From an optimization exercise on the open Yosys and OpenROAD flow, aimed at small area and a short achievable clock period; shortcuts taken in it are not production practice.
In this exercise RTL edits were held to simulation tests only and were not proved equivalent to the original.
Not every run is shown, and edits may drop behaviour that the tests do not exercise.

$ cat flow/config.mk
export PLATFORM = sky130hd
export DESIGN_NAME = router
export DESIGN_NICKNAME = router
export VERILOG_FILES = /design/flow/design.v
export SDC_FILE = /design/flow/constraint.sdc
export NUM_CORES = 4
export LEC_CHECK = 0
export CAP_MARGIN = 20
export CORE_MARGIN = 2
export CORE_UTILIZATION = 50
export PLACE_DENSITY = 0.6
export SLEW_MARGIN = 20
$ cat flow/design.v
module router (
    input logic clk,
    input logic rst_n,
    input logic [3:0]  req_i,       
    input logic [31:0] data_n_i,
    input logic [31:0] data_s_i,
    input logic [31:0] data_e_i,
    input logic [31:0] data_w_i,
    input logic        yumi_i,     
    output logic [31:0] data_o,
    output logic        valid_o,
    output logic        busy_o
);
    logic [31:0] buffer [0:63];      
    logic [5:0]  write_ptr, read_ptr; 
    logic [6:0]  count;              
    logic write_en;
    logic read_en;
    assign write_en = (|req_i) && (count < 64);
    assign read_en  = (count > 0) && yumi_i;
    always_ff @(posedge clk or negedge rst_n) begin
        if (!rst_n) begin
            write_ptr <= 0;
            read_ptr  <= 0;
            count     <= 0;
            busy_o    <= 0;
            valid_o   <= 0;
            data_o    <= 0;
        end else begin
            if (write_en) begin
                if (req_i[0])      buffer[write_ptr] <= data_n_i;
                else if (req_i[1]) buffer[write_ptr] <= data_s_i;
                else if (req_i[2]) buffer[write_ptr] <= data_e_i;
                else if (req_i[3]) buffer[write_ptr] <= data_w_i;
                write_ptr <= write_ptr + 1;
            end
            if (read_en) begin
                data_o    <= buffer[read_ptr];
                valid_o   <= 1;
                read_ptr  <= read_ptr + 1;
            end else begin
                valid_o <= 0;
            end
            if (write_en && !read_en) begin
                count <= count + 1;           
            end 
            else if (!write_en && read_en) begin
                count <= count - 1;           
            end
            if (count >= 60) busy_o <= 1; 
            else             busy_o <= 0;
        end
    end
endmodule
$ cat flow/constraint.sdc
create_clock -name core_clock -period 5.0 [get_ports {clk}]
set_input_delay 1.0000 -clock core_clock [delete_from_list [all_inputs] [get_ports {clk}]]
set_output_delay 1.0000 -clock core_clock [all_outputs]
set_load 0.01 [all_outputs]
$ cat flow/run.sh
#!/bin/bash
# synth_recipe.tcl (not shown) runs the flow's synth.tcl, then flattens the netlist and writes it again
# the make line also repeats each setting of config.mk as NAME=value (left out here)
make -C /OpenROAD-flow-scripts/flow DESIGN_CONFIG=/design/flow/config.mk WORK_HOME=/design/flow/orfs CLKGATE_MAP_FILE= SYNTH_SCRIPT=/design/flow/synth_recipe.tcl finish
Fig. 1: run 1, CTS result over the die
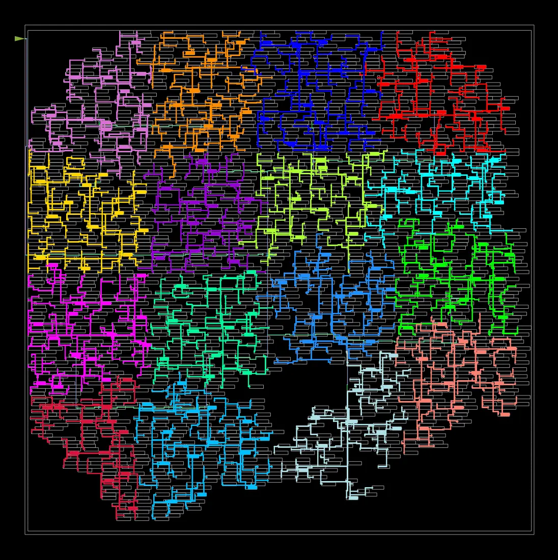
H-tree levels: 4
sequential cell count: 2101
Clock Sinks: 2101
CTS Buf Count: 203

Fig. 2: run 1, signal wires on met4
(1.5 px per um)
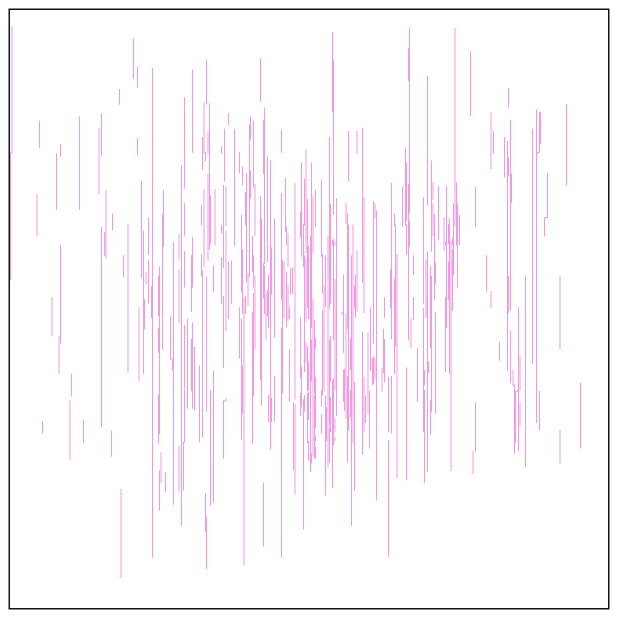
main direction: vertical
longest straight run: 326 um
nets with wire on the layer: 188
vias: 47800
Post-Route WL: 272000 um

==> out/results.ini, run 1 <==
[logic_synthesis]
synthSimpleGateAreaFrac_pct = 5.39
synth_area_leaders = edfxtp_1, a22oi_1, dfrtp_1
synth-seq-area-share_pct = 80.7
synth_warnings = 2
synth_fa_ha_area_share_pct = 0.267
muxShareOfSynthArea_pct = 1.02
synthArstFlopShare_pct = 2.52

[sta]
grt_setup_unrepaired = no
fin_ws_ns = 0.563

[grt]
grt_start_max_net_pins = 65
track_usage_pct = 34.2
grt_pass1_wl_um = 370000

[placed_design]
hpwlAfterDp_um = 162000

[routing]
wl_met3_um = 35000

[layout]
insertedDiodeCount = 8
final_cell_area_sq_um = 90600
final-clk-cell-share_pct = 7.18
inverters = 19

[die]
start_util_pct = 50.4
die_area_sq_um = 159000

[clocking]
ctsRootBufferMaster = clkbuf_16

[outcome]
outcome = finished clean

[run]
cap_viol_max_count = 0

[worst_setup_path]
worstReg2RegEnd = data_o[4]
r2r_cells = 9
cp.arrival_ns = 5.12

Fig. 3: run 1, clock wiring as the flow saved it
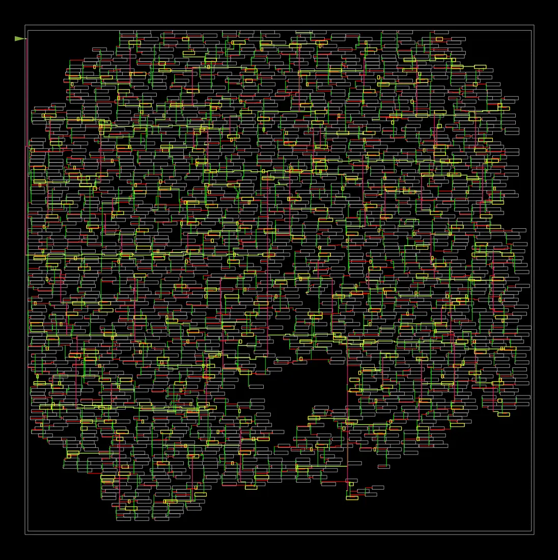
Clock buffer cells: 266
clk_skew: 0.0238 ns

Fig. 4: run 1, placed cells, one color a class
(1 px per um) Fill, decap, tap and diode cells in gray.
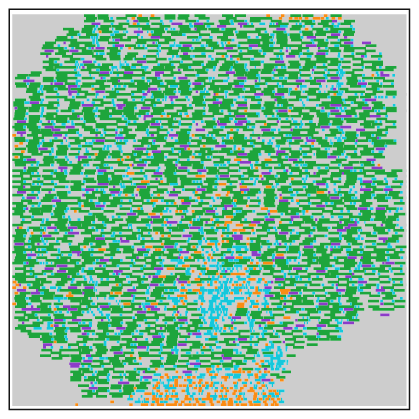

==> run 1 -> run 2 <==
==> flow/design.v (replaced) <==
module router (
    input logic clk,
    input logic rst_n,
    input logic [3:0]  req_i,
    input logic [31:0] data_n_i,
    input logic [31:0] data_s_i,
    input logic [31:0] data_e_i,
    input logic [31:0] data_w_i,
    input logic        yumi_i,
    output logic [31:0] data_o,
    output logic        valid_o,
    output logic        busy_o
);
    logic [31:0] buffer [0:63];
    logic [63:0] rsel;         
    logic [5:0]  write_ptr;
    logic [6:0]  count;
    logic        empty;        
    logic full, write_en, read_en;
    logic [31:0] din, rdata;
    assign full     = count[6];
    assign write_en = (|req_i) && !full;
    assign read_en  = yumi_i && !empty;
    always_comb begin
        if (req_i[0])      din = data_n_i;
        else if (req_i[1]) din = data_s_i;
        else if (req_i[2]) din = data_e_i;
        else               din = data_w_i;
    end
    always_ff @(posedge clk) begin
        if (!full) buffer[write_ptr] <= din;
    end
    logic [31:0] lvl0 [0:63];
    logic [31:0] lvl1 [0:15];
    logic [31:0] lvl2 [0:3];
    always_comb begin
        for (int i = 0; i < 64; i++) lvl0[i] = {32{rsel[i]}} & buffer[i];
        for (int i = 0; i < 16; i++) lvl1[i] = lvl0[4*i] | lvl0[4*i+1] | lvl0[4*i+2] | lvl0[4*i+3];
        for (int i = 0; i < 4; i++)  lvl2[i] = lvl1[4*i] | lvl1[4*i+1] | lvl1[4*i+2] | lvl1[4*i+3];
        rdata = lvl2[0] | lvl2[1] | lvl2[2] | lvl2[3];
    end
    always_ff @(posedge clk) data_o <= rdata;
    logic [6:0] count_next;
    always_comb begin
        if (write_en && !read_en)      count_next = count + 7'd1;
        else if (!write_en && read_en) count_next = count - 7'd1;
        else                           count_next = count;
    end
    always_ff @(posedge clk or negedge rst_n) begin
        if (!rst_n) begin
            rsel      <= 64'd1;
            write_ptr <= 6'd0;
            count     <= 7'd0;
            empty     <= 1'b1;
            valid_o   <= 1'b0;
            busy_o    <= 1'b0;
        end else begin
            valid_o <= read_en;
            busy_o  <= (count >= 7'd60);
            if (read_en)  rsel <= {rsel[62:0], rsel[63]};
            if (write_en) write_ptr <= write_ptr + 6'd1;
            count <= count_next;
            empty <= (count_next == 7'd0);
        end
    end
endmodule
--- a/flow/config.mk
+++ b/flow/config.mk
@@ -5,8 +5,11 @@
 export SDC_FILE = /design/flow/constraint.sdc
 export NUM_CORES = 4
 export LEC_CHECK = 0
+export ABC_CLOCK_PERIOD_IN_PS = 2300
 export CAP_MARGIN = 20
 export CORE_MARGIN = 2
-export CORE_UTILIZATION = 50
-export PLACE_DENSITY = 0.6
+export CORE_UTILIZATION = 60
+export PLACE_DENSITY = 0.7
+export SETUP_SLACK_MARGIN = 2.7
 export SLEW_MARGIN = 20
+export TNS_END_PERCENT = 100
Fig. 5: run 2, placed cells, one color a class
(1 px per um) Fill, decap, tap and diode cells in gray.
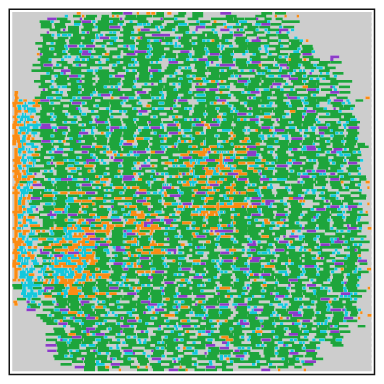
legend:
  purple:
    class: clock drivers and dummy loads
    cells: 378
    share_of_their_area: 6.9%
  green:
    class: sequential cells
    cells: 2160
    share_of_their_area: 70%
  cyan:
    class: combinational and other logic
    cells: 1704
    share_of_their_area: 15%
  orange:
    class: remaining buffers and delay cells
    cells: 663
    share_of_their_area: 8.1%

Fig. 6: run 2, signal wires on met4
(1.5 px per um)
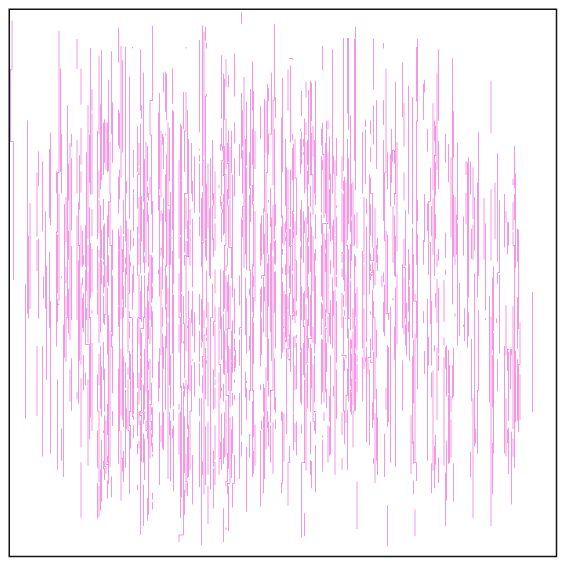
Post-Route WL: 342000 um
vias: 55400

==> out/results.ini, run 2 <==
[layout]
drive_above_1_share_pct = 22.9
final_cell_area_sq_um = 94500
seq_cell_count = 2160
insertedDiodeCount = 22
post-route-util_pct = 73.3
clock_buffers = 277
seqCellArea_sq_um = 64400
inverters = 4

[sta]
clock_skew_ns = 0.0364
fin_ws_ns = 2.50
grt_setup_unrepaired = yes

[logic_synthesis]
synthArstFlopShare_pct = 3.70
synth_warnings = 4
synth_fa_ha_area_share_pct = 0.0644
muxShareOfSynthArea_pct = 0.440
synth_cell_types = 43
synth-seq-area-share_pct = 82.6
synth_area_leaders = edfxtp_1, a221oi_1, a22o_1
syn_area_sq_um = 77700
synthSimpleGateAreaFrac_pct = 3.29

[worst_setup_path]
slowest_delay_ns = 0.48
worstReg2RegEnd = data_o[21]
cp.arrival_ns = 1.50
critPathKind = reg2out
critPathLaunchType = flip-flop
path_depth = 1
r2r_cells = 5

[grt]
grt_start_max_net_pins = 66
use_met2_pct = 66.4
antenna_found_initial = 24
grt_pass1_wl_um = 432000
track_usage_pct = 50.3

[die]
start_util_pct = 60.2
pin_count = 169
dieWidth_um = 364
die_area_sq_um = 132000

[clocking]
ctsRootBufferMaster = clkbuf_16
hold_buffers = 0
cts.sinks = 2160
h-tree-depth = 4

[routing]
met1_length_um = 95800
wl_met3_um = 76400

[run]
cap_viol_max_count = 0

[placed_design]
hpwlAfterDp_um = 162000

[outcome]
outcome = finished clean

Fig. 7: run 2, pin map
(1 px per um) Pins as bars across the die edge, other pins in gray.
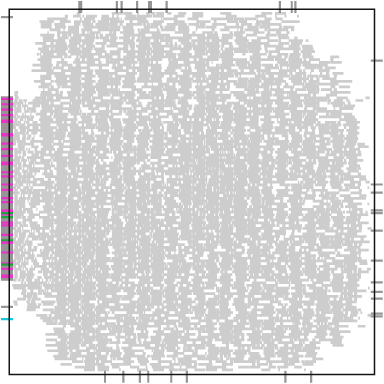

==> run 2 -> run 3 <==
--- a/flow/design.v
+++ b/flow/design.v
@@ -13,7 +13,8 @@
 );
     logic [31:0] buffer [0:63];
     logic [63:0] rsel;         
-    logic [5:0]  write_ptr;
+    logic [7:0]  wlo, whi;     
+    logic [7:0]  wlo_g;        
     logic [6:0]  count;
     logic        empty;        
     logic full, write_en, read_en;
@@ -28,7 +29,9 @@
         else               din = data_w_i;
     end
     always_ff @(posedge clk) begin
-        if (!full) buffer[write_ptr] <= din;
+        for (int h = 0; h < 8; h++)
+            for (int l = 0; l < 8; l++)
+                if (whi[h] && wlo_g[l]) buffer[8*h+l] <= din;
     end
     logic [31:0] lvl0 [0:63];
     logic [31:0] lvl1 [0:15];
@@ -46,19 +49,25 @@
         else if (!write_en && read_en) count_next = count - 7'd1;
         else                           count_next = count;
     end
+    logic [7:0] wlo_next;
+    assign wlo_next = write_en ? {wlo[6:0], wlo[7]} : wlo;
     always_ff @(posedge clk or negedge rst_n) begin
         if (!rst_n) begin
-            rsel      <= 64'd1;
-            write_ptr <= 6'd0;
-            count     <= 7'd0;
-            empty     <= 1'b1;
-            valid_o   <= 1'b0;
-            busy_o    <= 1'b0;
+            rsel    <= 64'd1;
+            wlo     <= 8'd1;
+            wlo_g   <= 8'd1;
+            whi     <= 8'd1;
+            count   <= 7'd0;
+            empty   <= 1'b1;
+            valid_o <= 1'b0;
+            busy_o  <= 1'b0;
         end else begin
             valid_o <= read_en;
             busy_o  <= (count >= 7'd60);
-            if (read_en)  rsel <= {rsel[62:0], rsel[63]};
-            if (write_en) write_ptr <= write_ptr + 6'd1;
+            if (read_en) rsel <= {rsel[62:0], rsel[63]};
+            wlo   <= wlo_next;
+            wlo_g <= count_next[6] ? 8'd0 : wlo_next;
+            if (write_en && wlo[7]) whi <= {whi[6:0], whi[7]};
             count <= count_next;
             empty <= (count_next == 7'd0);
         end
--- a/flow/config.mk
+++ b/flow/config.mk
@@ -9,6 +9,8 @@
 export CAP_MARGIN = 20
 export CORE_MARGIN = 2
 export CORE_UTILIZATION = 60
+export CTS_CLUSTER_DIAMETER = 80
+export CTS_CLUSTER_SIZE = 25
 export PLACE_DENSITY = 0.7
 export SETUP_SLACK_MARGIN = 2.7
 export SLEW_MARGIN = 20
Fig. 8: run 3, pin map
(1 px per um) Pins as bars across the die edge, other pins in gray.
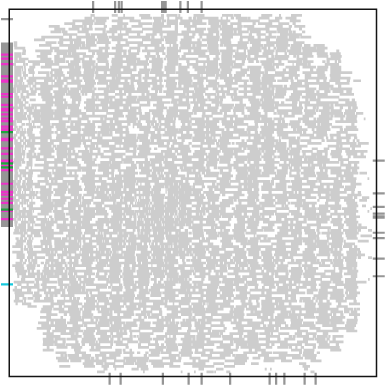
legend:
  green:
    port: `req_i`
    pins: 4
    direction: input
    edge: left
  cyan:
    port: `busy_o`
    pins: 1
    direction: output
    edge: left
  magenta:
    port: `data_w_i`
    pins: 32
    direction: input
    edge: left
all pins by edge: 137 left, 11 top, 11 bottom, 10 right
chip width: 366 um
IO Port Bufs: 168
die height: 366 um

==> out/results.ini, run 3 <==
[run]
cap_viol_max_count = 0

[worst_setup_path]
slowest_delay_ns = 0.89
path_depth = 2
worstReg2RegEnd = buffer[9][9]
critPathKind = reg2reg
r2r_cells = 2
cp.arrival_ns = 2.86
critPathLaunchType = flip-flop

[grt]
use_met2_pct = 64.5
grt_start_max_net_pins = 68
grt_pass1_wl_um = 424000
antenna_found_initial = 26
track_usage_pct = 48.2

[sta]
grt_setup_unrepaired = yes
fin_ws_ns = 2.54
clock_skew_ns = 0.0458

[clocking]
hold_buffers = 0
h-tree-depth = 3
ctsRootBufferMaster = clkbuf_16
cts.sinks = 2178
cts_buffers = 99

[logic_synthesis]
synth_fa_ha_area_share_pct = 0.0478
synth_warnings = 5
synth_area_leaders = edfxtp_1, a221oi_1, a22o_1
synth_cell_types = 50
synth-seq-area-share_pct = 82.2
syn_area_sq_um = 78600
synthSimpleGateAreaFrac_pct = 3.41
synthArstFlopShare_pct = 4.50
muxShareOfSynthArea_pct = 0.661

[outcome]
outcome = finished clean

[routing]
met1_length_um = 95400
vias = 53100
totalWireLength_um = 333000

[layout]
seqCellArea_sq_um = 64800
seq_cell_count = 2178
insertedDiodeCount = 25
post-route-util_pct = 68.7
final-clk-cell-share_pct = 3.26
inverters = 4
drive_above_1_share_pct = 17.6

[die]
pin_count = 169
die_area_sq_um = 134000

Fig. 9: run 3, placed cells, one color a class
(1 px per um) Fill, decap, tap and diode cells in gray.
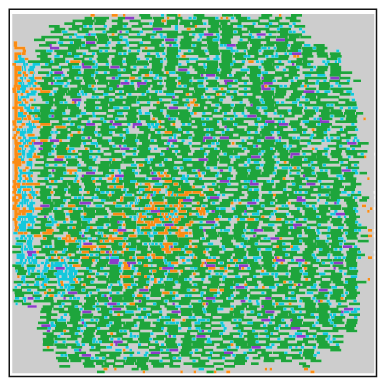
legend:
  green:
    class: sequential cells
    cells: 2178
    share_of_their_area: 75%
  cyan:
    class: combinational and other logic
    cells: 1711
    share_of_their_area: 16%
  purple:
    class: clock drivers and dummy loads
    cells: 181
    share_of_their_area: 3.3%
  orange:
    class: remaining buffers and delay cells
    cells: 510
    share_of_their_area: 6.0%
register fraction of the total cell area: 72.7%
Core ar.: 130000 sq um

Fig. 10: run 3, clock wiring as the flow saved it
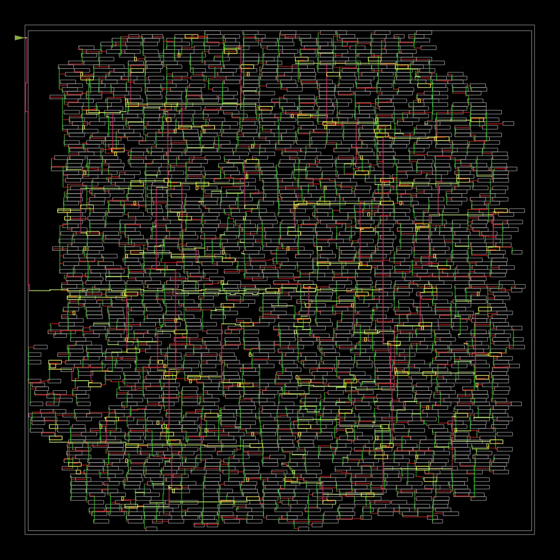

==> run 3 -> run 4 <==
--- a/flow/design.v
+++ b/flow/design.v
@@ -33,15 +33,23 @@
             for (int l = 0; l < 8; l++)
                 if (whi[h] && wlo_g[l]) buffer[8*h+l] <= din;
     end
-    logic [31:0] lvl0 [0:63];
-    logic [31:0] lvl1 [0:15];
-    logic [31:0] lvl2 [0:3];
-    always_comb begin
-        for (int i = 0; i < 64; i++) lvl0[i] = {32{rsel[i]}} & buffer[i];
-        for (int i = 0; i < 16; i++) lvl1[i] = lvl0[4*i] | lvl0[4*i+1] | lvl0[4*i+2] | lvl0[4*i+3];
-        for (int i = 0; i < 4; i++)  lvl2[i] = lvl1[4*i] | lvl1[4*i+1] | lvl1[4*i+2] | lvl1[4*i+3];
-        rdata = lvl2[0] | lvl2[1] | lvl2[2] | lvl2[3];
+    logic [31:0] grp_n [0:21];
+    for (genvar k = 0; k < 21; k++) begin : g_grp
+        router_rd_grp3 u_grp (.d0(buffer[3*k]), .d1(buffer[3*k+1]), .d2(buffer[3*k+2]),
+                              .s0(rsel[3*k]), .s1(rsel[3*k+1]), .s2(rsel[3*k+2]),
+                              .y_n(grp_n[k]));
     end
+    assign grp_n[21] = ~({32{rsel[63]}} & buffer[63]);
+    logic [31:0] or9 [0:7];
+    logic [31:0] or27_n [0:2];
+    for (genvar k = 0; k < 7; k++) begin : g_or9
+        router_nand3 u_nand (.a(grp_n[3*k]), .b(grp_n[3*k+1]), .c(grp_n[3*k+2]), .y(or9[k]));
+    end
+    assign or9[7] = ~grp_n[21];
+    router_nor3 u_nor0 (.a(or9[0]), .b(or9[1]), .c(or9[2]), .y(or27_n[0]));
+    router_nor3 u_nor1 (.a(or9[3]), .b(or9[4]), .c(or9[5]), .y(or27_n[1]));
+    router_nor3 u_nor2 (.a(or9[6]), .b(or9[7]), .c(32'd0),  .y(or27_n[2]));
+    router_nand3 u_nand_last (.a(or27_n[0]), .b(or27_n[1]), .c(or27_n[2]), .y(rdata));
     always_ff @(posedge clk) data_o <= rdata;
     logic [6:0] count_next;
     always_comb begin
@@ -73,3 +81,22 @@
         end
     end
 endmodule
+module router_rd_grp3 (
+    input  logic [31:0] d0, d1, d2,
+    input  logic        s0, s1, s2,
+    output logic [31:0] y_n
+);
+    assign y_n = ~(({32{s0}} & d0) | ({32{s1}} & d1) | ({32{s2}} & d2));
+endmodule
+module router_nand3 (
+    input  logic [31:0] a, b, c,
+    output logic [31:0] y
+);
+    assign y = ~(a & b & c);
+endmodule
+module router_nor3 (
+    input  logic [31:0] a, b, c,
+    output logic [31:0] y
+);
+    assign y = ~(a | b | c);
+endmodule
--- a/flow/config.mk
+++ b/flow/config.mk
@@ -14,4 +14,6 @@
 export PLACE_DENSITY = 0.7
 export SETUP_SLACK_MARGIN = 2.7
 export SLEW_MARGIN = 20
+export SYNTH_HIERARCHICAL = 1
+export SYNTH_MINIMUM_KEEP_SIZE = 0
 export TNS_END_PERCENT = 100
Fig. 11: run 4, clock wiring as the flow saved it
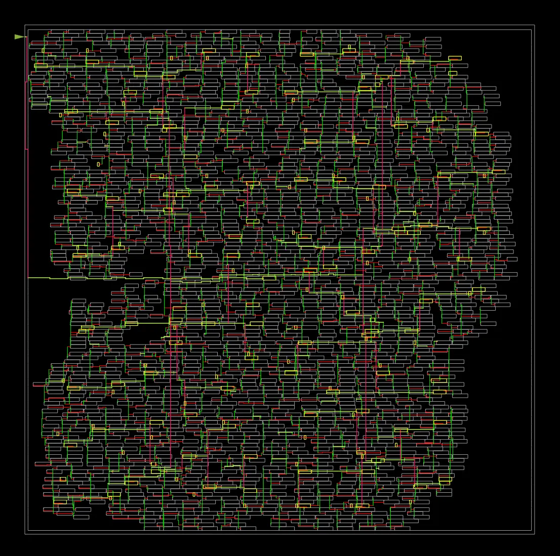
sequential cell count: 2178
Clock buffer cells: 174
clk_skew: 0.0457 ns
Clk Latency, worst-skew pair: 0.76 ns

Fig. 12: run 4, pin map
(1 px per um) Pins as bars across the die edge, other pins in gray.
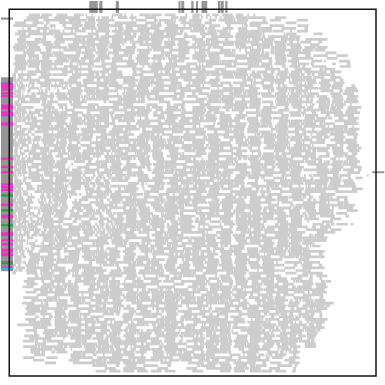
legend:
  magenta:
    port: `data_w_i`
    pins: 32
    direction: input
    edge: left
  cyan:
    port: `busy_o`
    pins: 1
    direction: output
    edge: left
  green:
    port: `req_i`
    pins: 4
    direction: input
    edge: left
chip width: 365 um
die height: 365 um

==> out/results.ini, run 4 <==
[layout]
post-route-util_pct = 67.8
insertedDiodeCount = 8
sh_seq_area_pct = 73.8
final_cell_area_sq_um = 87800
final-clk-cell-share_pct = 3.44

[routing]
vias = 46600
met1_length_um = 79500
wl_met3_um = 46500

[placed_design]
hpwlAfterDp_um = 128000
portBuffers = 168

[sta]
fin_ws_ns = 2.56
grt_setup_unrepaired = yes

[clocking]
cts_buffers = 99
ctsRootBufferMaster = clkbuf_16
cts.sinks = 2178

[logic_synthesis]
synth_warnings = 14
muxShareOfSynthArea_pct = 0.625
synth-seq-area-share_pct = 82.5
synth_area_leaders = edfxtp_1, a222oi_1, dfrtp_1
synth_cell_types = 46
synthArstFlopShare_pct = 4.50
syn_area_sq_um = 78300

[grt]
use_met2_pct = 53.7
track_usage_pct = 36.8
antenna_found_initial = 8

[die]
die_area_sq_um = 133000
core-area_sq_um = 129000

[worst_setup_path]
path_depth = 6
cp.arrival_ns = 3.03
r2r_cells = 6
critPathLaunchType = flip-flop

[outcome]
outcome = finished clean

[run]
cap_viol_max_count = 0

Fig. 13: run 4, placed cells, one color a class
(1 px per um) Fill, decap, tap and diode cells in gray.
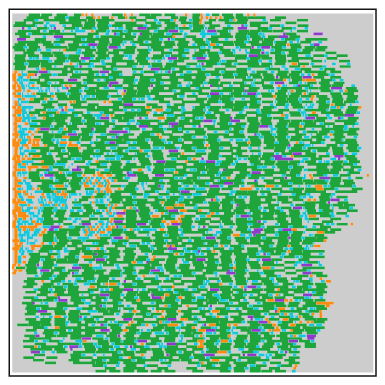

==> run 4 -> run 5 <==
--- a/flow/design.v
+++ b/flow/design.v
@@ -48,7 +48,7 @@
     assign or9[7] = ~grp_n[21];
     router_nor3 u_nor0 (.a(or9[0]), .b(or9[1]), .c(or9[2]), .y(or27_n[0]));
     router_nor3 u_nor1 (.a(or9[3]), .b(or9[4]), .c(or9[5]), .y(or27_n[1]));
-    router_nor3 u_nor2 (.a(or9[6]), .b(or9[7]), .c(32'd0),  .y(or27_n[2]));
+    router_nor2 u_nor2 (.a(or9[6]), .b(or9[7]), .y(or27_n[2]));
     router_nand3 u_nand_last (.a(or27_n[0]), .b(or27_n[1]), .c(or27_n[2]), .y(rdata));
     always_ff @(posedge clk) data_o <= rdata;
     logic [6:0] count_next;
@@ -77,7 +77,7 @@
             wlo_g <= count_next[6] ? 8'd0 : wlo_next;
             if (write_en && wlo[7]) whi <= {whi[6:0], whi[7]};
             count <= count_next;
-            empty <= (count_next == 7'd0);
+            empty <= (empty && !write_en) || (count == 7'd1 && read_en && !write_en);
         end
     end
 endmodule
@@ -100,3 +100,9 @@
 );
     assign y = ~(a | b | c);
 endmodule
+module router_nor2 (
+    input  logic [31:0] a, b,
+    output logic [31:0] y
+);
+    assign y = ~(a | b);
+endmodule
Fig. 14: run 5, placed cells, one color a class
(1 px per um) Fill, decap, tap and diode cells in gray.
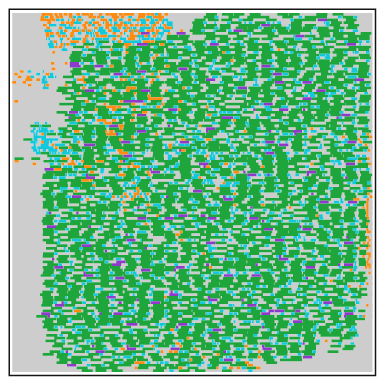
legend:
  cyan:
    class: combinational and other logic
    cells: 1449
    share_of_their_area: 15%
  green:
    class: sequential cells
    cells: 2178
    share_of_their_area: 77%
  purple:
    class: clock drivers and dummy loads
    cells: 172
    share_of_their_area: 3.5%
  orange:
    class: remaining buffers and delay cells
    cells: 395
    share_of_their_area: 4.5%
Core ar.: 129000 sq um
final core occ: 67.0%
# rows: 132

Fig. 15: run 5, pin map
(1 px per um) Pins as bars across the die edge, other pins in gray.
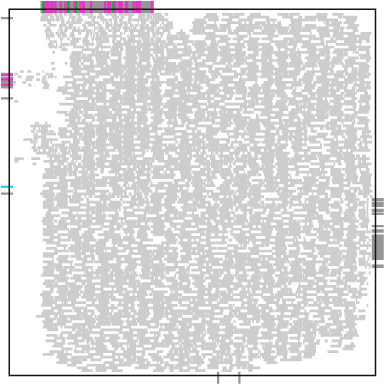
legend:
  green:
    port: `req_i`
    pins: 4
    direction: input
    edge: top
  magenta:
    port: `data_w_i`
    pins: 32
    direction: input
    edge: 29 top, 3 left
  cyan:
    port: `busy_o`
    pins: 1
    direction: output
    edge: left
all pins by edge: 122 top, 31 right, 14 left, 2 bottom

==> out/results.ini, run 5 <==
[outcome]
outcome = finished clean

[die]
die_area_sq_um = 133000
pin_count = 169
start_util_pct = 60.4

[logic_synthesis]
synth_area_leaders = edfxtp_1, a222oi_1, dfrtp_1
synth_warnings = 14
synth_fa_ha_area_share_pct = 0.0801
muxShareOfSynthArea_pct = 1.56
synthArstFlopShare_pct = 4.50

[worst_setup_path]
path_depth = 5
r2r_cells = 5
worstReg2RegEnd = data_o[27]
critPathKind = reg2reg
critPathLaunchType = flip-flop
slowest_delay_ns = 0.57

[layout]
final-clk-cell-share_pct = 3.45
seq_cell_count = 2178
inverters = 7
seqCellArea_sq_um = 64700
final_cell_area_sq_um = 86600
sh_seq_area_pct = 74.7
insertedDiodeCount = 2
drive_above_1_share_pct = 18.2

[clocking]
cts_buffers = 99
cts.sinks = 2178
h-tree-depth = 3
insertion_delay_ns = 0.75

[run]
cap_viol_max_count = 0

[routing]
vias = 43700
met1_length_um = 75900
wl_met3_um = 35800

[placed_design]
post_dp_cell_area_sq_um = 81600
hpwlAfterDp_um = 115000

[sta]
fin_ws_ns = 2.56
grt_setup_unrepaired = yes
clock_skew_ns = 0.0526

[grt]
antenna_found_initial = 12
grt_start_max_net_pins = 65
track_usage_pct = 33.1
use_met2_pct = 51.5

Fig. 16: run 5, floorplan with the power grid
(1 px per um) Pins as bars on the die edge. Tap cells in gray.
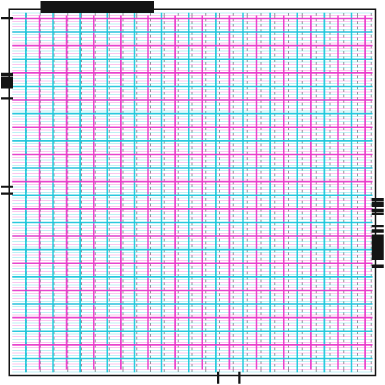

==> run 5 -> run 6 <==
--- a/flow/design.v
+++ b/flow/design.v
@@ -41,15 +41,15 @@
     end
     assign grp_n[21] = ~({32{rsel[63]}} & buffer[63]);
     logic [31:0] or9 [0:7];
-    logic [31:0] or27_n [0:2];
+    logic [31:0] or18_n [0:3];
     for (genvar k = 0; k < 7; k++) begin : g_or9
         router_nand3 u_nand (.a(grp_n[3*k]), .b(grp_n[3*k+1]), .c(grp_n[3*k+2]), .y(or9[k]));
     end
     assign or9[7] = ~grp_n[21];
-    router_nor3 u_nor0 (.a(or9[0]), .b(or9[1]), .c(or9[2]), .y(or27_n[0]));
-    router_nor3 u_nor1 (.a(or9[3]), .b(or9[4]), .c(or9[5]), .y(or27_n[1]));
-    router_nor2 u_nor2 (.a(or9[6]), .b(or9[7]), .y(or27_n[2]));
-    router_nand3 u_nand_last (.a(or27_n[0]), .b(or27_n[1]), .c(or27_n[2]), .y(rdata));
+    for (genvar k = 0; k < 4; k++) begin : g_or18
+        router_nor2 u_nor (.a(or9[2*k]), .b(or9[2*k+1]), .y(or18_n[k]));
+    end
+    router_nand4 u_nand_last (.a(or18_n[0]), .b(or18_n[1]), .c(or18_n[2]), .d(or18_n[3]), .y(rdata));
     always_ff @(posedge clk) data_o <= rdata;
     logic [6:0] count_next;
     always_comb begin
@@ -94,11 +94,11 @@
 );
     assign y = ~(a & b & c);
 endmodule
-module router_nor3 (
-    input  logic [31:0] a, b, c,
+module router_nand4 (
+    input  logic [31:0] a, b, c, d,
     output logic [31:0] y
 );
-    assign y = ~(a | b | c);
+    assign y = ~(a & b & c & d);
 endmodule
 module router_nor2 (
     input  logic [31:0] a, b,
Fig. 17: run 6, floorplan with the power grid
(1 px per um) Pins as bars on the die edge. Tap cells in gray.
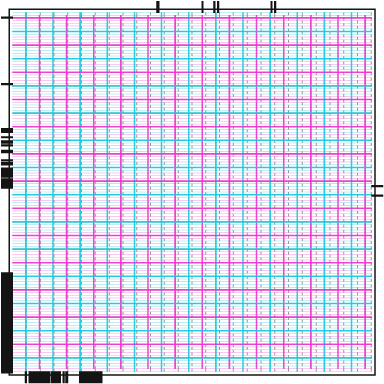
legend:
  cyan:
    net: VSS
  magenta:
    net: VDD
rows: 132
met5 straps: 26
tap cells: 1742
met4 straps: 26

==> out/results.ini, run 6 <==
[die]
dieWidth_um = 364
die_area_sq_um = 133000
pin_count = 169
rows = 132
start_util_pct = 60.3
die_h_um = 364

[placed_design]
portBuffers = 168
hpwlAfterDp_um = 121000

[sta]
fin_ws_ns = 2.59
grt_setup_unrepaired = yes
clock_skew_ns = 0.0342

[logic_synthesis]
synthSimpleGateAreaFrac_pct = 3.68
synth_area_leaders = edfxtp_1, a222oi_1, dfrtp_1
syn_area_sq_um = 77900
synthArstFlopShare_pct = 4.50
synth_cell_types = 41

[outcome]
outcome = finished clean

[layout]
seq_cell_count = 2178
insertedDiodeCount = 3
final-clk-cell-share_pct = 3.35
clock_buffers = 167

[run]
cap_viol_max_count = 0

[clocking]
ctsRootBufferMaster = clkbuf_16
hold_buffers = 0
h-tree-depth = 3

[routing]
vias = 44000
totalWireLength_um = 232000
wl_met3_um = 38000

[grt]
antenna_found_initial = 20

[worst_setup_path]
critPathLaunchType = flip-flop
slowest_delay_ns = 0.43
worstReg2RegEnd = data_o[28]
critPathKind = reg2reg

Fig. 18: run 6, placed cells, one color a class
(1 px per um) Fill, decap, tap and diode cells in gray.
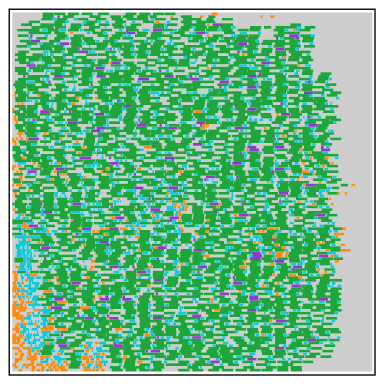
legend:
  orange:
    class: remaining buffers and delay cells
    cells: 379
    share_of_their_area: 4.3%
  purple:
    class: clock drivers and dummy loads
    cells: 172
    share_of_their_area: 3.4%
  green:
    class: sequential cells
    cells: 2178
    share_of_their_area: 77%
  cyan:
    class: combinational and other logic
    cells: 1487
    share_of_their_area: 15%
register fraction of the total cell area: 75.2%
Core ar.: 129000 sq um
final core occ: 66.6%
design area: 86000 sq um

Fig. 19: run 6, CTS result over the die
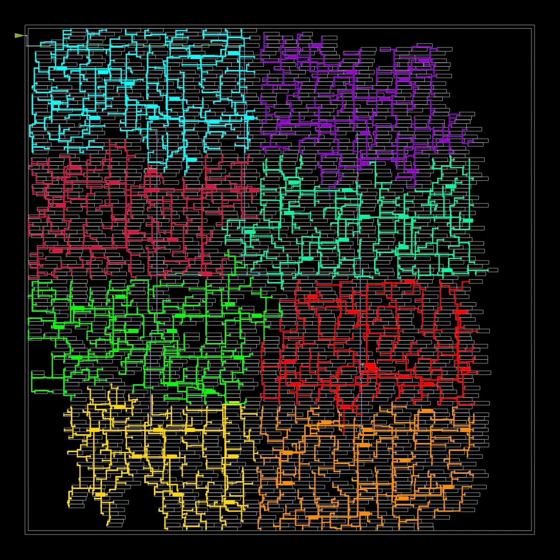

==> run 6 -> run 7 <==
--- a/flow/design.v
+++ b/flow/design.v
@@ -22,12 +22,13 @@
     assign full     = count[6];
     assign write_en = (|req_i) && !full;
     assign read_en  = yumi_i && !empty;
-    always_comb begin
-        if (req_i[0])      din = data_n_i;
-        else if (req_i[1]) din = data_s_i;
-        else if (req_i[2]) din = data_e_i;
-        else               din = data_w_i;
-    end
+    logic sel_n, sel_s, sel_e, sel_w;
+    assign sel_n = req_i[0];
+    assign sel_s = !req_i[0] && req_i[1];
+    assign sel_e = !req_i[0] && !req_i[1] && req_i[2];
+    assign sel_w = !req_i[0] && !req_i[1] && !req_i[2];
+    router_sel4 u_din (.a(data_n_i), .b(data_s_i), .c(data_e_i), .d(data_w_i),
+                       .sa(sel_n), .sb(sel_s), .sc(sel_e), .sd(sel_w), .y(din));
     always_ff @(posedge clk) begin
         for (int h = 0; h < 8; h++)
             for (int l = 0; l < 8; l++)
@@ -106,3 +107,10 @@
 );
     assign y = ~(a | b);
 endmodule
+module router_sel4 (
+    input  logic [31:0] a, b, c, d,
+    input  logic        sa, sb, sc, sd,
+    output logic [31:0] y
+);
+    assign y = ({32{sa}} & a) | ({32{sb}} & b) | ({32{sc}} & c) | ({32{sd}} & d);
+endmodule
==> flow/flow/run.sh (new file) <==
#!/bin/bash
# The standard layout (standard.sh, unchanged synthesis and steps), with one difference:
# the port buffers that global placement inserts are plain sky130_fd_sc_hd__buf_1 cells
# instead of the default choice (clkdlybuf4s50_1 delay cells).
# The whole make output goes to standard.log; ORFS's per-step logs stay under orfs/logs.
set -euo pipefail
cd "$(dirname "$0")/.."
export BUFFER_PORTS_ARGS="-buffer_cell sky130_fd_sc_hd__buf_1"
bash standard.sh > standard.log 2>&1
==> flow/standard.sh (new file) <==
#!/bin/bash
# synth_recipe.tcl (not shown) runs the flow's synth.tcl, then flattens the netlist and writes it again
# the make line also repeats each setting of config.mk as NAME=value (left out here)
make -C /OpenROAD-flow-scripts/flow DESIGN_CONFIG=/design/flow/config.mk WORK_HOME=/design/flow/orfs CLKGATE_MAP_FILE= SYNTH_SCRIPT=/design/flow/synth_recipe.tcl "${@:-finish}"
removed: flow/run.sh
Fig. 20: run 7, CTS result over the die
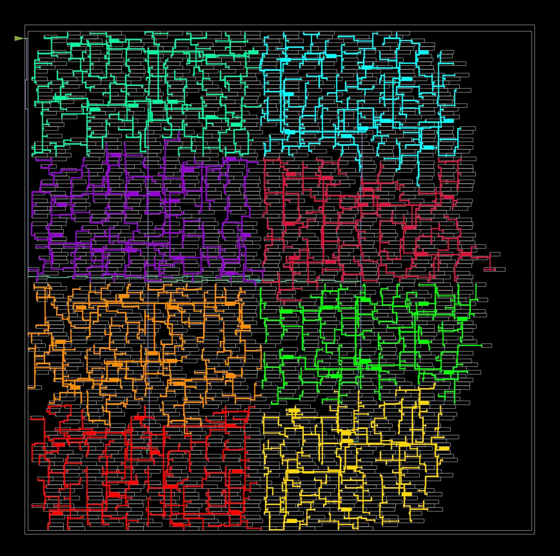
H-tree levels: 3
Clock Sinks: 2178
CTS Buf Count: 97

Fig. 21: run 7, placed cells, one color a class
(1 px per um) Fill, decap, tap and diode cells in gray.
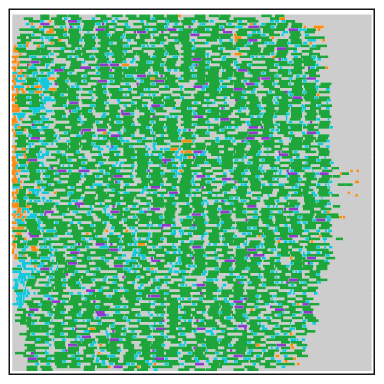
design area: 83400 sq um
final core occ: 65.2%

==> out/results.ini, run 7 <==
[grt]
grt_pass1_wl_um = 288000
grt_start_max_net_pins = 65
track_usage_pct = 31.1
use_met2_pct = 47.2
antenna_found_initial = 7

[outcome]
outcome = finished clean

[logic_synthesis]
synth_fa_ha_area_share_pct = 0.0806
synth_area_leaders = edfxtp_1, a222oi_1, dfrtp_1
muxShareOfSynthArea_pct = 1.16
syn_area_sq_um = 77600
synth-seq-area-share_pct = 83.2
synth_warnings = 14
synthSimpleGateAreaFrac_pct = 3.57
synth_cell_types = 42

[routing]
met1_length_um = 73700
wl_met3_um = 31900
vias = 42100
totalWireLength_um = 207000
route.detailed.drc = 0

[worst_setup_path]
path_depth = 5
critPathLaunchType = flip-flop
r2r_cells = 5
cp.arrival_ns = 2.96
critPathKind = reg2reg
worstReg2RegEnd = data_o[19]
slowest_delay_ns = 0.55

[placed_design]
portBuffers = 168
post_dp_cell_area_sq_um = 79400

[clocking]
hold_buffers = 0
ctsRootBufferMaster = clkbuf_16

[layout]
insertedDiodeCount = 8
seq_cell_count = 2178
final-clk-cell-share_pct = 3.46
inverters = 7
clock_buffers = 178
drive_above_1_share_pct = 12.7

[die]
dieWidth_um = 364
core-area_sq_um = 128000
start_util_pct = 60.6
die_area_sq_um = 132000
die_h_um = 364
pin_count = 169
rows = 131

[run]
cap_viol_max_count = 0

[sta]
grt_setup_unrepaired = yes

Fig. 22: run 7, floorplan with the power grid
(1 px per um) Pins as bars on the die edge. Tap cells in gray.
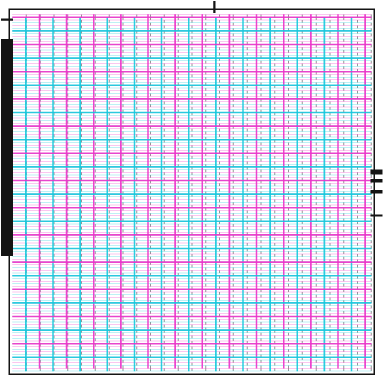

==> run 7 -> run 8 <==
--- a/flow/design.v
+++ b/flow/design.v
@@ -18,7 +18,7 @@
     logic [6:0]  count;
     logic        empty;        
     logic full, write_en, read_en;
-    logic [31:0] din, rdata;
+    logic [31:0] rdata;
     assign full     = count[6];
     assign write_en = (|req_i) && !full;
     assign read_en  = yumi_i && !empty;
@@ -27,12 +27,15 @@
     assign sel_s = !req_i[0] && req_i[1];
     assign sel_e = !req_i[0] && !req_i[1] && req_i[2];
     assign sel_w = !req_i[0] && !req_i[1] && !req_i[2];
-    router_sel4 u_din (.a(data_n_i), .b(data_s_i), .c(data_e_i), .d(data_w_i),
-                       .sa(sel_n), .sb(sel_s), .sc(sel_e), .sd(sel_w), .y(din));
+    logic [31:0] din_lo, din_hi;
+    router_sel4 u_din_lo (.a(data_n_i), .b(data_s_i), .c(data_e_i), .d(data_w_i),
+                          .sa(sel_n), .sb(sel_s), .sc(sel_e), .sd(sel_w), .y(din_lo));
+    router_sel4 u_din_hi (.a(data_n_i), .b(data_s_i), .c(data_e_i), .d(data_w_i),
+                          .sa(sel_n), .sb(sel_s), .sc(sel_e), .sd(sel_w), .y(din_hi));
     always_ff @(posedge clk) begin
         for (int h = 0; h < 8; h++)
             for (int l = 0; l < 8; l++)
-                if (whi[h] && wlo_g[l]) buffer[8*h+l] <= din;
+                if (whi[h] && wlo_g[l]) buffer[8*h+l] <= (h < 4) ? din_lo : din_hi;
     end
     logic [31:0] grp_n [0:21];
     for (genvar k = 0; k < 21; k++) begin : g_grp
Fig. 23: run 8, floorplan with the power grid
(1 px per um) Pins as bars on the die edge. Tap cells in gray.
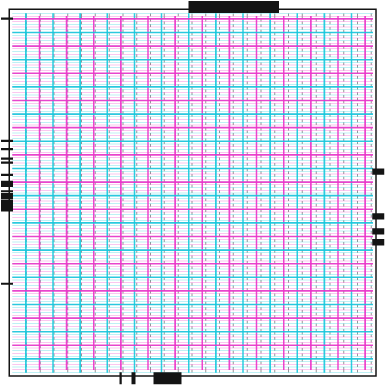
chip width: 365 um
Core ar.: 129000 sq um
die height: 365 um

Fig. 24: run 8, pin map
(1 px per um) Pins as bars across the die edge, other pins in gray.
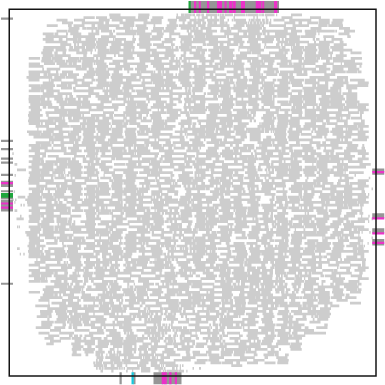

==> out/results.ini, run 8 <==
[outcome]
outcome = complete, but fails checks
so_faults = antenna rules

[worst_setup_path]
slowest_delay_ns = 0.62
worstReg2RegEnd = data_o[16]
r2r_cells = 5
critPathLaunchType = flip-flop
critPathKind = reg2reg

[die]
rows = 132
die_area_sq_um = 133000
start_util_pct = 60.5
pin_count = 169

[routing]
wl_met3_um = 35600
vias = 45000
met1_length_um = 76100
totalWireLength_um = 242000
ant_nets = 1

[layout]
clock_buffers = 176
post-route-util_pct = 64.9
inverters = 7
drive_above_1_share_pct = 14.2
insertedDiodeCount = 21
sh_seq_area_pct = 77.0
seq_cell_count = 2178
final-clk-cell-share_pct = 3.38
seqCellArea_sq_um = 64700

[clocking]
cts.sinks = 2178
insertion_delay_ns = 0.73
hold_buffers = 0
cts_buffers = 97
h-tree-depth = 3

[logic_synthesis]
synth_area_leaders = edfxtp_1, a222oi_1, dfrtp_1
synth_cell_types = 42
synthArstFlopShare_pct = 4.50
synth_fa_ha_area_share_pct = 0.0799
synth-seq-area-share_pct = 82.5
synthSimpleGateAreaFrac_pct = 3.69
muxShareOfSynthArea_pct = 1.15

[grt]
antenna_found_initial = 20
grt_pass1_wl_um = 325000
track_usage_pct = 35.8

[run]
cap_viol_max_count = 0

[sta]
grt_setup_unrepaired = yes

[placed_design]
portBuffers = 168

Fig. 25: run 8, placed cells, one color a class
(1 px per um) Fill, decap, tap and diode cells in gray.
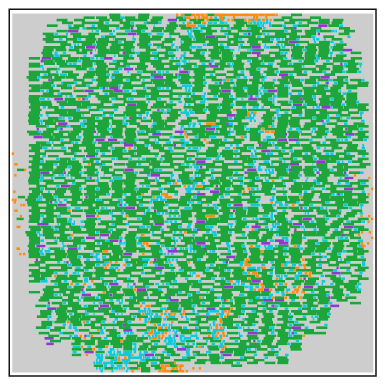

==> run 8 -> run 9 <==
--- a/flow/design.v
+++ b/flow/design.v
@@ -37,23 +37,21 @@
             for (int l = 0; l < 8; l++)
                 if (whi[h] && wlo_g[l]) buffer[8*h+l] <= (h < 4) ? din_lo : din_hi;
     end
-    logic [31:0] grp_n [0:21];
-    for (genvar k = 0; k < 21; k++) begin : g_grp
-        router_rd_grp3 u_grp (.d0(buffer[3*k]), .d1(buffer[3*k+1]), .d2(buffer[3*k+2]),
-                              .s0(rsel[3*k]), .s1(rsel[3*k+1]), .s2(rsel[3*k+2]),
-                              .y_n(grp_n[k]));
+    logic [31:0] grp_n [0:31];
+    logic [31:0] or8 [0:7];
+    logic [31:0] or16_n [0:3];
+    for (genvar k = 0; k < 32; k++) begin : g_grp
+        router_rd_grp2 u_grp (.d0(buffer[2*k]), .d1(buffer[2*k+1]),
+                              .s0(rsel[2*k]), .s1(rsel[2*k+1]), .y_n(grp_n[k]));
     end
-    assign grp_n[21] = ~({32{rsel[63]}} & buffer[63]);
-    logic [31:0] or9 [0:7];
-    logic [31:0] or18_n [0:3];
-    for (genvar k = 0; k < 7; k++) begin : g_or9
-        router_nand3 u_nand (.a(grp_n[3*k]), .b(grp_n[3*k+1]), .c(grp_n[3*k+2]), .y(or9[k]));
+    for (genvar k = 0; k < 8; k++) begin : g_or8
+        router_nand4 u_nand (.a(grp_n[4*k]), .b(grp_n[4*k+1]), .c(grp_n[4*k+2]), .d(grp_n[4*k+3]),
+                             .y(or8[k]));
     end
-    assign or9[7] = ~grp_n[21];
-    for (genvar k = 0; k < 4; k++) begin : g_or18
-        router_nor2 u_nor (.a(or9[2*k]), .b(or9[2*k+1]), .y(or18_n[k]));
+    for (genvar k = 0; k < 4; k++) begin : g_or16
+        router_nor2 u_nor (.a(or8[2*k]), .b(or8[2*k+1]), .y(or16_n[k]));
     end
-    router_nand4 u_nand_last (.a(or18_n[0]), .b(or18_n[1]), .c(or18_n[2]), .d(or18_n[3]), .y(rdata));
+    router_nand4 u_nand_last (.a(or16_n[0]), .b(or16_n[1]), .c(or16_n[2]), .d(or16_n[3]), .y(rdata));
     always_ff @(posedge clk) data_o <= rdata;
     logic [6:0] count_next;
     always_comb begin
@@ -61,6 +59,8 @@
         else if (!write_en && read_en) count_next = count - 7'd1;
         else                           count_next = count;
     end
+    logic full_next;
+    assign full_next = full ? !read_en : (count == 7'd63) && write_en && !read_en;
     logic [7:0] wlo_next;
     assign wlo_next = write_en ? {wlo[6:0], wlo[7]} : wlo;
     always_ff @(posedge clk or negedge rst_n) begin
@@ -78,25 +78,19 @@
             busy_o  <= (count >= 7'd60);
             if (read_en) rsel <= {rsel[62:0], rsel[63]};
             wlo   <= wlo_next;
-            wlo_g <= count_next[6] ? 8'd0 : wlo_next;
+            wlo_g <= full_next ? 8'd0 : wlo_next;
             if (write_en && wlo[7]) whi <= {whi[6:0], whi[7]};
             count <= count_next;
             empty <= (empty && !write_en) || (count == 7'd1 && read_en && !write_en);
         end
     end
 endmodule
-module router_rd_grp3 (
-    input  logic [31:0] d0, d1, d2,
-    input  logic        s0, s1, s2,
+module router_rd_grp2 (
+    input  logic [31:0] d0, d1,
+    input  logic        s0, s1,
     output logic [31:0] y_n
 );
-    assign y_n = ~(({32{s0}} & d0) | ({32{s1}} & d1) | ({32{s2}} & d2));
-endmodule
-module router_nand3 (
-    input  logic [31:0] a, b, c,
-    output logic [31:0] y
-);
-    assign y = ~(a & b & c);
+    assign y_n = ~(({32{s0}} & d0) | ({32{s1}} & d1));
 endmodule
 module router_nand4 (
     input  logic [31:0] a, b, c, d,
Fig. 26: run 9, placed cells, one color a class
(1 px per um) Fill, decap, tap and diode cells in gray.
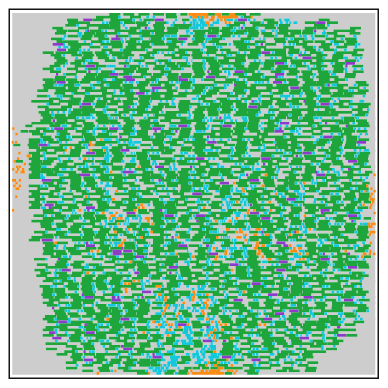
legend:
  cyan:
    class: combinational and other logic
    cells: 1960
    share_of_their_area: 16%
  purple:
    class: clock drivers and dummy loads
    cells: 177
    share_of_their_area: 3.5%
  green:
    class: sequential cells
    cells: 2178
    share_of_their_area: 78%
  orange:
    class: remaining buffers and delay cells
    cells: 319
    share_of_their_area: 2.2%
Core ar.: 131000 sq um
final core occ: 64.9%
register fraction of the total cell area: 75.9%

==> out/results.ini, run 9 <==
[outcome]
outcome = finished clean

[worst_setup_path]
worstReg2RegEnd = data_o[1]

[layout]
insertedDiodeCount = 6
final_cell_area_sq_um = 85200
seqCellArea_sq_um = 64700
drive_above_1_share_pct = 11.0

[logic_synthesis]
synth-seq-area-share_pct = 81.5
syn_area_sq_um = 79300
synth_fa_ha_area_share_pct = 0.0789
muxShareOfSynthArea_pct = 0.254
synth_cell_types = 41
synth_warnings = 12
synthSimpleGateAreaFrac_pct = 4.80
synth_area_leaders = edfxtp_1, a22oi_1, dfrtp_1

[sta]
fin_ws_ns = 2.63
grt_setup_unrepaired = no

[grt]
grt_pass1_wl_um = 346000

[routing]
route.detailed.drc = 0
wl_met3_um = 42800
ant_nets = 0

[die]
die_h_um = 368
pin_count = 169
dieWidth_um = 368
die_area_sq_um = 135000

Fig. 27: run 9, clock wiring as the flow saved it
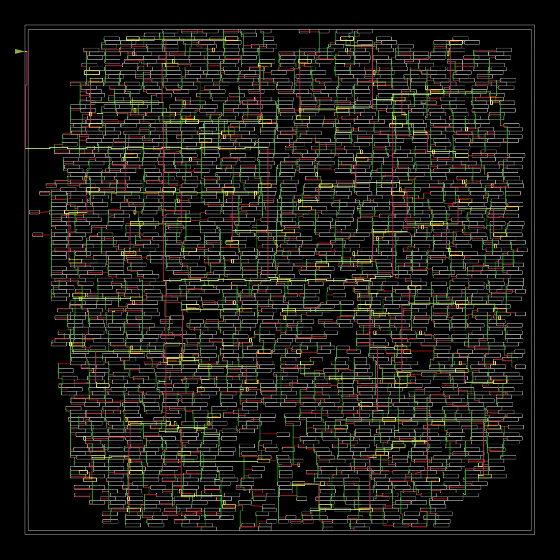
clk_skew: 0.0388 ns
CTS Buf Count: 98
Clk Latency, worst-skew pair: 0.74 ns

Fig. 28: run 9, pin map
(1 px per um) Pins as bars across the die edge, other pins in gray.
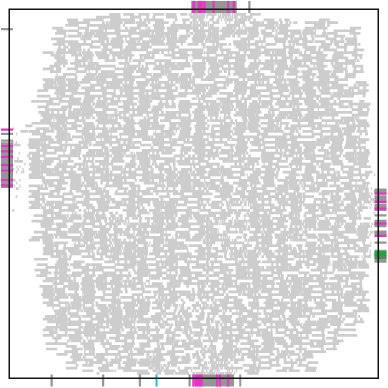

==> run 9 -> run 10 <==
==> flow/flow/run.sh (replaced) <==
#!/bin/bash
set -euo pipefail
cd "$(dirname "$0")/.."
export BUFFER_PORTS_ARGS="-buffer_cell sky130_fd_sc_hd__buf_1"
export PRE_GLOBAL_ROUTE_TCL="$PWD/flow/pess_rc.tcl"
bash standard.sh > standard.log 2>&1
==> flow/flow/pess_rc.tcl (new file) <==
# Pessimistic wire parasitics for the timing repair after global routing: the platform's
# layer RC scaled by 1.25, so that repair leaves margin for the detailed route.
set_layer_rc -layer li1 -capacitance [expr {1.25*1.499e-04}] -resistance [expr {1.25*7.176e-02}]
set_layer_rc -layer met1 -capacitance [expr {1.25*1.72375E-04}] -resistance [expr {1.25*8.929e-04}]
set_layer_rc -layer met2 -capacitance [expr {1.25*1.36233E-04}] -resistance [expr {1.25*8.929e-04}]
set_layer_rc -layer met3 -capacitance [expr {1.25*2.14962E-04}] -resistance [expr {1.25*1.567e-04}]
set_layer_rc -layer met4 -capacitance [expr {1.25*1.48128E-04}] -resistance [expr {1.25*1.567e-04}]
set_layer_rc -layer met5 -capacitance [expr {1.25*1.54087E-04}] -resistance [expr {1.25*1.781e-05}]
Fig. 29: run 10, pin map
(1 px per um) Pins as bars across the die edge, other pins in gray.
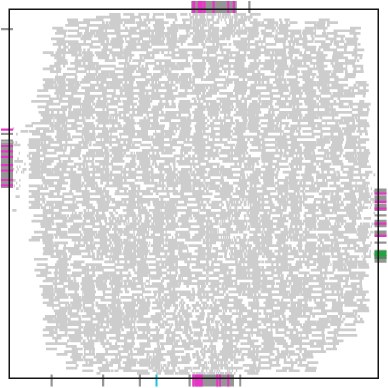
legend:
  green:
    port: `req_i`
    pins: 4
    direction: input
    edge: right
  magenta:
    port: `data_w_i`
    pins: 32
    direction: input
    edge: 9 top, 9 bottom, 8 left, 6 right
  cyan:
    port: `busy_o`
    pins: 1
    direction: output
    edge: bottom

==> out/results.ini, run 10 <==
[outcome]
outcome = finished clean

[routing]
vias = 47900
met1_length_um = 84600
wl_met3_um = 42600
ant_nets = 0
route.detailed.drc = 0

[layout]
post-route-util_pct = 65.4
inverters = 4
clock_buffers = 170
final_cell_area_sq_um = 85900
seqCellArea_sq_um = 64700
final-clk-cell-share_pct = 3.42
seq_cell_count = 2178
drive_above_1_share_pct = 12.3

[clocking]
hold_buffers = 0
h-tree-depth = 3
cts_buffers = 98
cts.sinks = 2178

[grt]
track_usage_pct = 37.2
use_met2_pct = 54.9
grt_pass1_wl_um = 346000
grt_start_max_net_pins = 65
antenna_found_initial = 18

[worst_setup_path]
worstReg2RegEnd = data_o[1]
slowest_delay_ns = 0.43
cp.arrival_ns = 1.29
r2r_cells = 5
path_depth = 1
critPathLaunchType = flip-flop

[sta]
clock_skew_ns = 0.0360

[logic_synthesis]
muxShareOfSynthArea_pct = 0.254
synth_area_leaders = edfxtp_1, a22oi_1, dfrtp_1
synth_fa_ha_area_share_pct = 0.0789
synth_cell_types = 41
synth-seq-area-share_pct = 81.5
syn_area_sq_um = 79300

[die]
start_util_pct = 60.4
rows = 133
die_area_sq_um = 135000
pin_count = 169

[placed_design]
post_dp_cell_area_sq_um = 81800
hpwlAfterDp_um = 139000

Fig. 30: run 10, floorplan with the power grid
(1 px per um) Pins as bars on the die edge. Tap cells in gray.
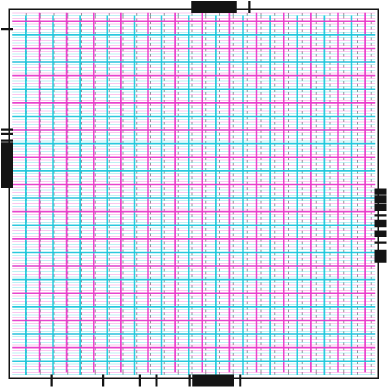
chip width: 368 um
die height: 368 um

Fig. 31: run 10, placed cells, one color a class
(1 px per um) Fill, decap, tap and diode cells in gray.
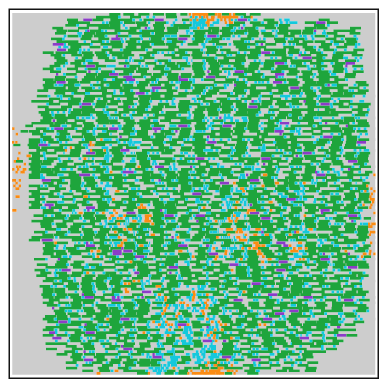

==> run 10 -> run 11 <==
--- a/flow/design.v
+++ b/flow/design.v
@@ -53,10 +53,11 @@
     end
     router_nand4 u_nand_last (.a(or16_n[0]), .b(or16_n[1]), .c(or16_n[2]), .d(or16_n[3]), .y(rdata));
     always_ff @(posedge clk) data_o <= rdata;
-    logic [6:0] count_next;
+    logic [6:0] count_inc, count_dec, count_next;
+    router_incdec u_incdec (.c(count), .inc(count_inc), .dec(count_dec));
     always_comb begin
-        if (write_en && !read_en)      count_next = count + 7'd1;
-        else if (!write_en && read_en) count_next = count - 7'd1;
+        if (write_en && !read_en)      count_next = count_inc;
+        else if (!write_en && read_en) count_next = count_dec;
         else                           count_next = count;
     end
     logic full_next;
@@ -111,3 +112,10 @@
 );
     assign y = ({32{sa}} & a) | ({32{sb}} & b) | ({32{sc}} & c) | ({32{sd}} & d);
 endmodule
+module router_incdec (
+    input  logic [6:0] c,
+    output logic [6:0] inc, dec
+);
+    assign inc = c + 7'd1;
+    assign dec = c - 7'd1;
+endmodule
Fig. 32: run 11, placed cells, one color a class
(1 px per um) Fill, decap, tap and diode cells in gray.
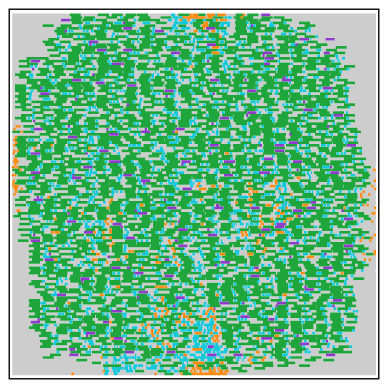
legend:
  purple:
    class: clock drivers and dummy loads
    cells: 190
    share_of_their_area: 3.7%
  green:
    class: sequential cells
    cells: 2178
    share_of_their_area: 77%
  cyan:
    class: combinational and other logic
    cells: 1987
    share_of_their_area: 17%
  orange:
    class: remaining buffers and delay cells
    cells: 358
    share_of_their_area: 2.8%
final core occ: 65.6%
Core ar.: 131000 sq um
design area: 86200 sq um
register fraction of the total cell area: 75.0%
# rows: 133

Fig. 33: run 11, pin map
(1 px per um) Pins as bars across the die edge, other pins in gray.
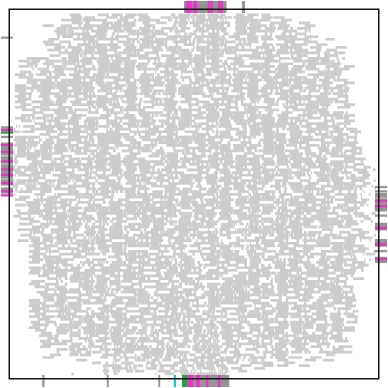
legend:
  magenta:
    port: `data_w_i`
    pins: 32
    direction: input
    edge: 9 left, 9 top, 9 bottom, 5 right
  green:
    port: `req_i`
    pins: 4
    direction: input
    edge: 3 bottom, 1 left
  cyan:
    port: `busy_o`
    pins: 1
    direction: output
    edge: bottom

==> out/results.ini, run 11 <==
[outcome]
outcome = finished clean

[grt]
antenna_found_initial = 16
grt_pass1_vias = 43900
use_met2_pct = 55.6
grt_pass1_wl_um = 339000
track_usage_pct = 36.3
grt_start_max_net_pins = 45

[clocking]
h-tree-depth = 3
hold_buffers = 0
cts_buffers = 100
cts.sinks = 2178
insertion_delay_ns = 0.76
clockBufferDepth = 3
ctsRootBufferMaster = clkbuf_16

[placed_design]
portBuffers = 168
hpwlAfterDp_um = 140000

[logic_synthesis]
netlist_instances = 4398
synthSimpleGateAreaFrac_pct = 4.84
synthArstFlopShare_pct = 4.50
synth_area_leaders = edfxtp_1, a22oi_1, dfrtp_1
syn_area_sq_um = 79500
synth_cell_types = 37
synth-seq-area-share_pct = 81.3
synth_fa_ha_area_share_pct = 0.0472
muxShareOfSynthArea_pct = 0.365
synth_warnings = 12

[die]
die_h_um = 368
dieWidth_um = 368
die_area_sq_um = 135000
start_util_pct = 60.4

[worst_setup_path]
cp.arrival_ns = 2.67
r2r_cells = 6
critPathKind = in2reg
slowest_delay_ns = 0.47
worstReg2RegEnd = data_o[11]
path_depth = 6
critPathLaunchType = primary input

[sta]
clock_skew_ns = 0.0265
fin_ws_ns = 2.74

[layout]
insertedDiodeCount = 3
drive_above_1_share_pct = 12.8
seqCellArea_sq_um = 64700
seq_cell_count = 2178
clock_buffers = 175
inverters = 5

[routing]
ant_nets = 0
route.detailed.drc = 0
vias = 47600
wl_met3_um = 38200


## Gallery

Pin map.
(1 px per um) Pins as bars across the die edge, other pins in gray.
image #1
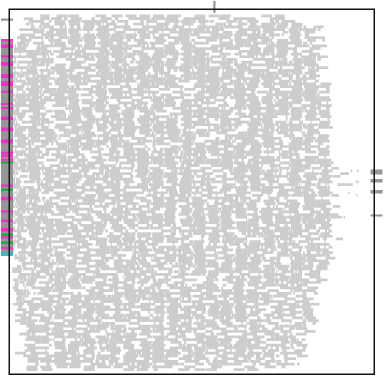
image #2
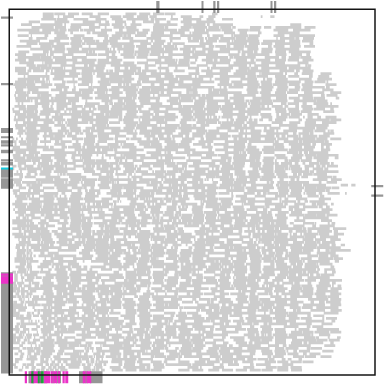
image #3
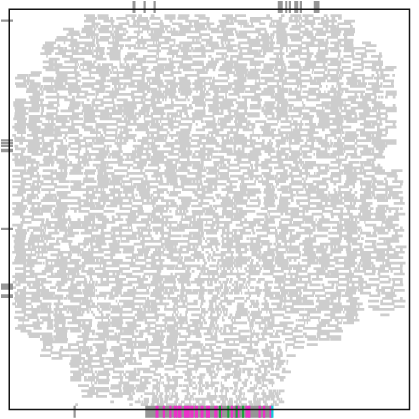
Run 6 is image #2.
Run 1 is image #3.
Run 7 is image #1.
The one with the largest die is image #3.

static timing again, ports no longer ideal:
In the flow no input, the clock included, has a driving cell. The finished layouts below were timed again as built, in two steps. Step 1 assumes that a clkbuf_16 drives the clock port and a buf_2 every other input. Step 2, shift: input delay + t, output delay - t, t = (earliest + latest rising clock arrival at the registers) / 2. This alone moves slack from input paths to output paths. Three values: ideal, step 1, step 2; two values: the first two.
run | shift t [ns] | setup WS [ns] | worst hold slack (ns)
run 1 | 0.911 | 0.563 / 0.563 / 0.495 | 0.117 / 0.061 / 0.555
run 2 | 0.948 | 2.497 / 2.409 / 1.720 | 0.178 / 0.116 / 0.578
run 3 | 0.851 | 2.535 / 2.469 / 1.755 | 0.327 / 0.261 / 0.524
run 4 | 0.823 | 2.564 / 2.564 / 1.873 | 0.194 / 0.153 / 0.517
run 5 | 0.804 | 2.555 / 2.555 / 1.956 | 0.200 / 0.158 / 0.506
run 6 | 0.805 | 2.594 / 2.594 / 1.918 | 0.313 / 0.294 / 0.505
run 7 | 0.806 | 2.598 / 2.598 / 1.971 | 0.432 / 0.371 / 0.513
run 8 | 0.802 | 2.574 / 2.574 / 1.883 | 0.378 / 0.362 / 0.505
run 9 | 0.808 | 2.628 / 2.628 / 1.885 | 0.400 / 0.363 / 0.503
run 10 | 0.808 | 2.710 / 2.629 / 1.944 | 0.287 / 0.262 / 0.500
run 11 | 0.831 | 2.743 / 2.615 / 1.785 | 0.219 / 0.174 / 0.544
For run 11, which loses most, drivers alone change the setup slack by -0.128 ns; drivers and shift together by -0.958 ns.
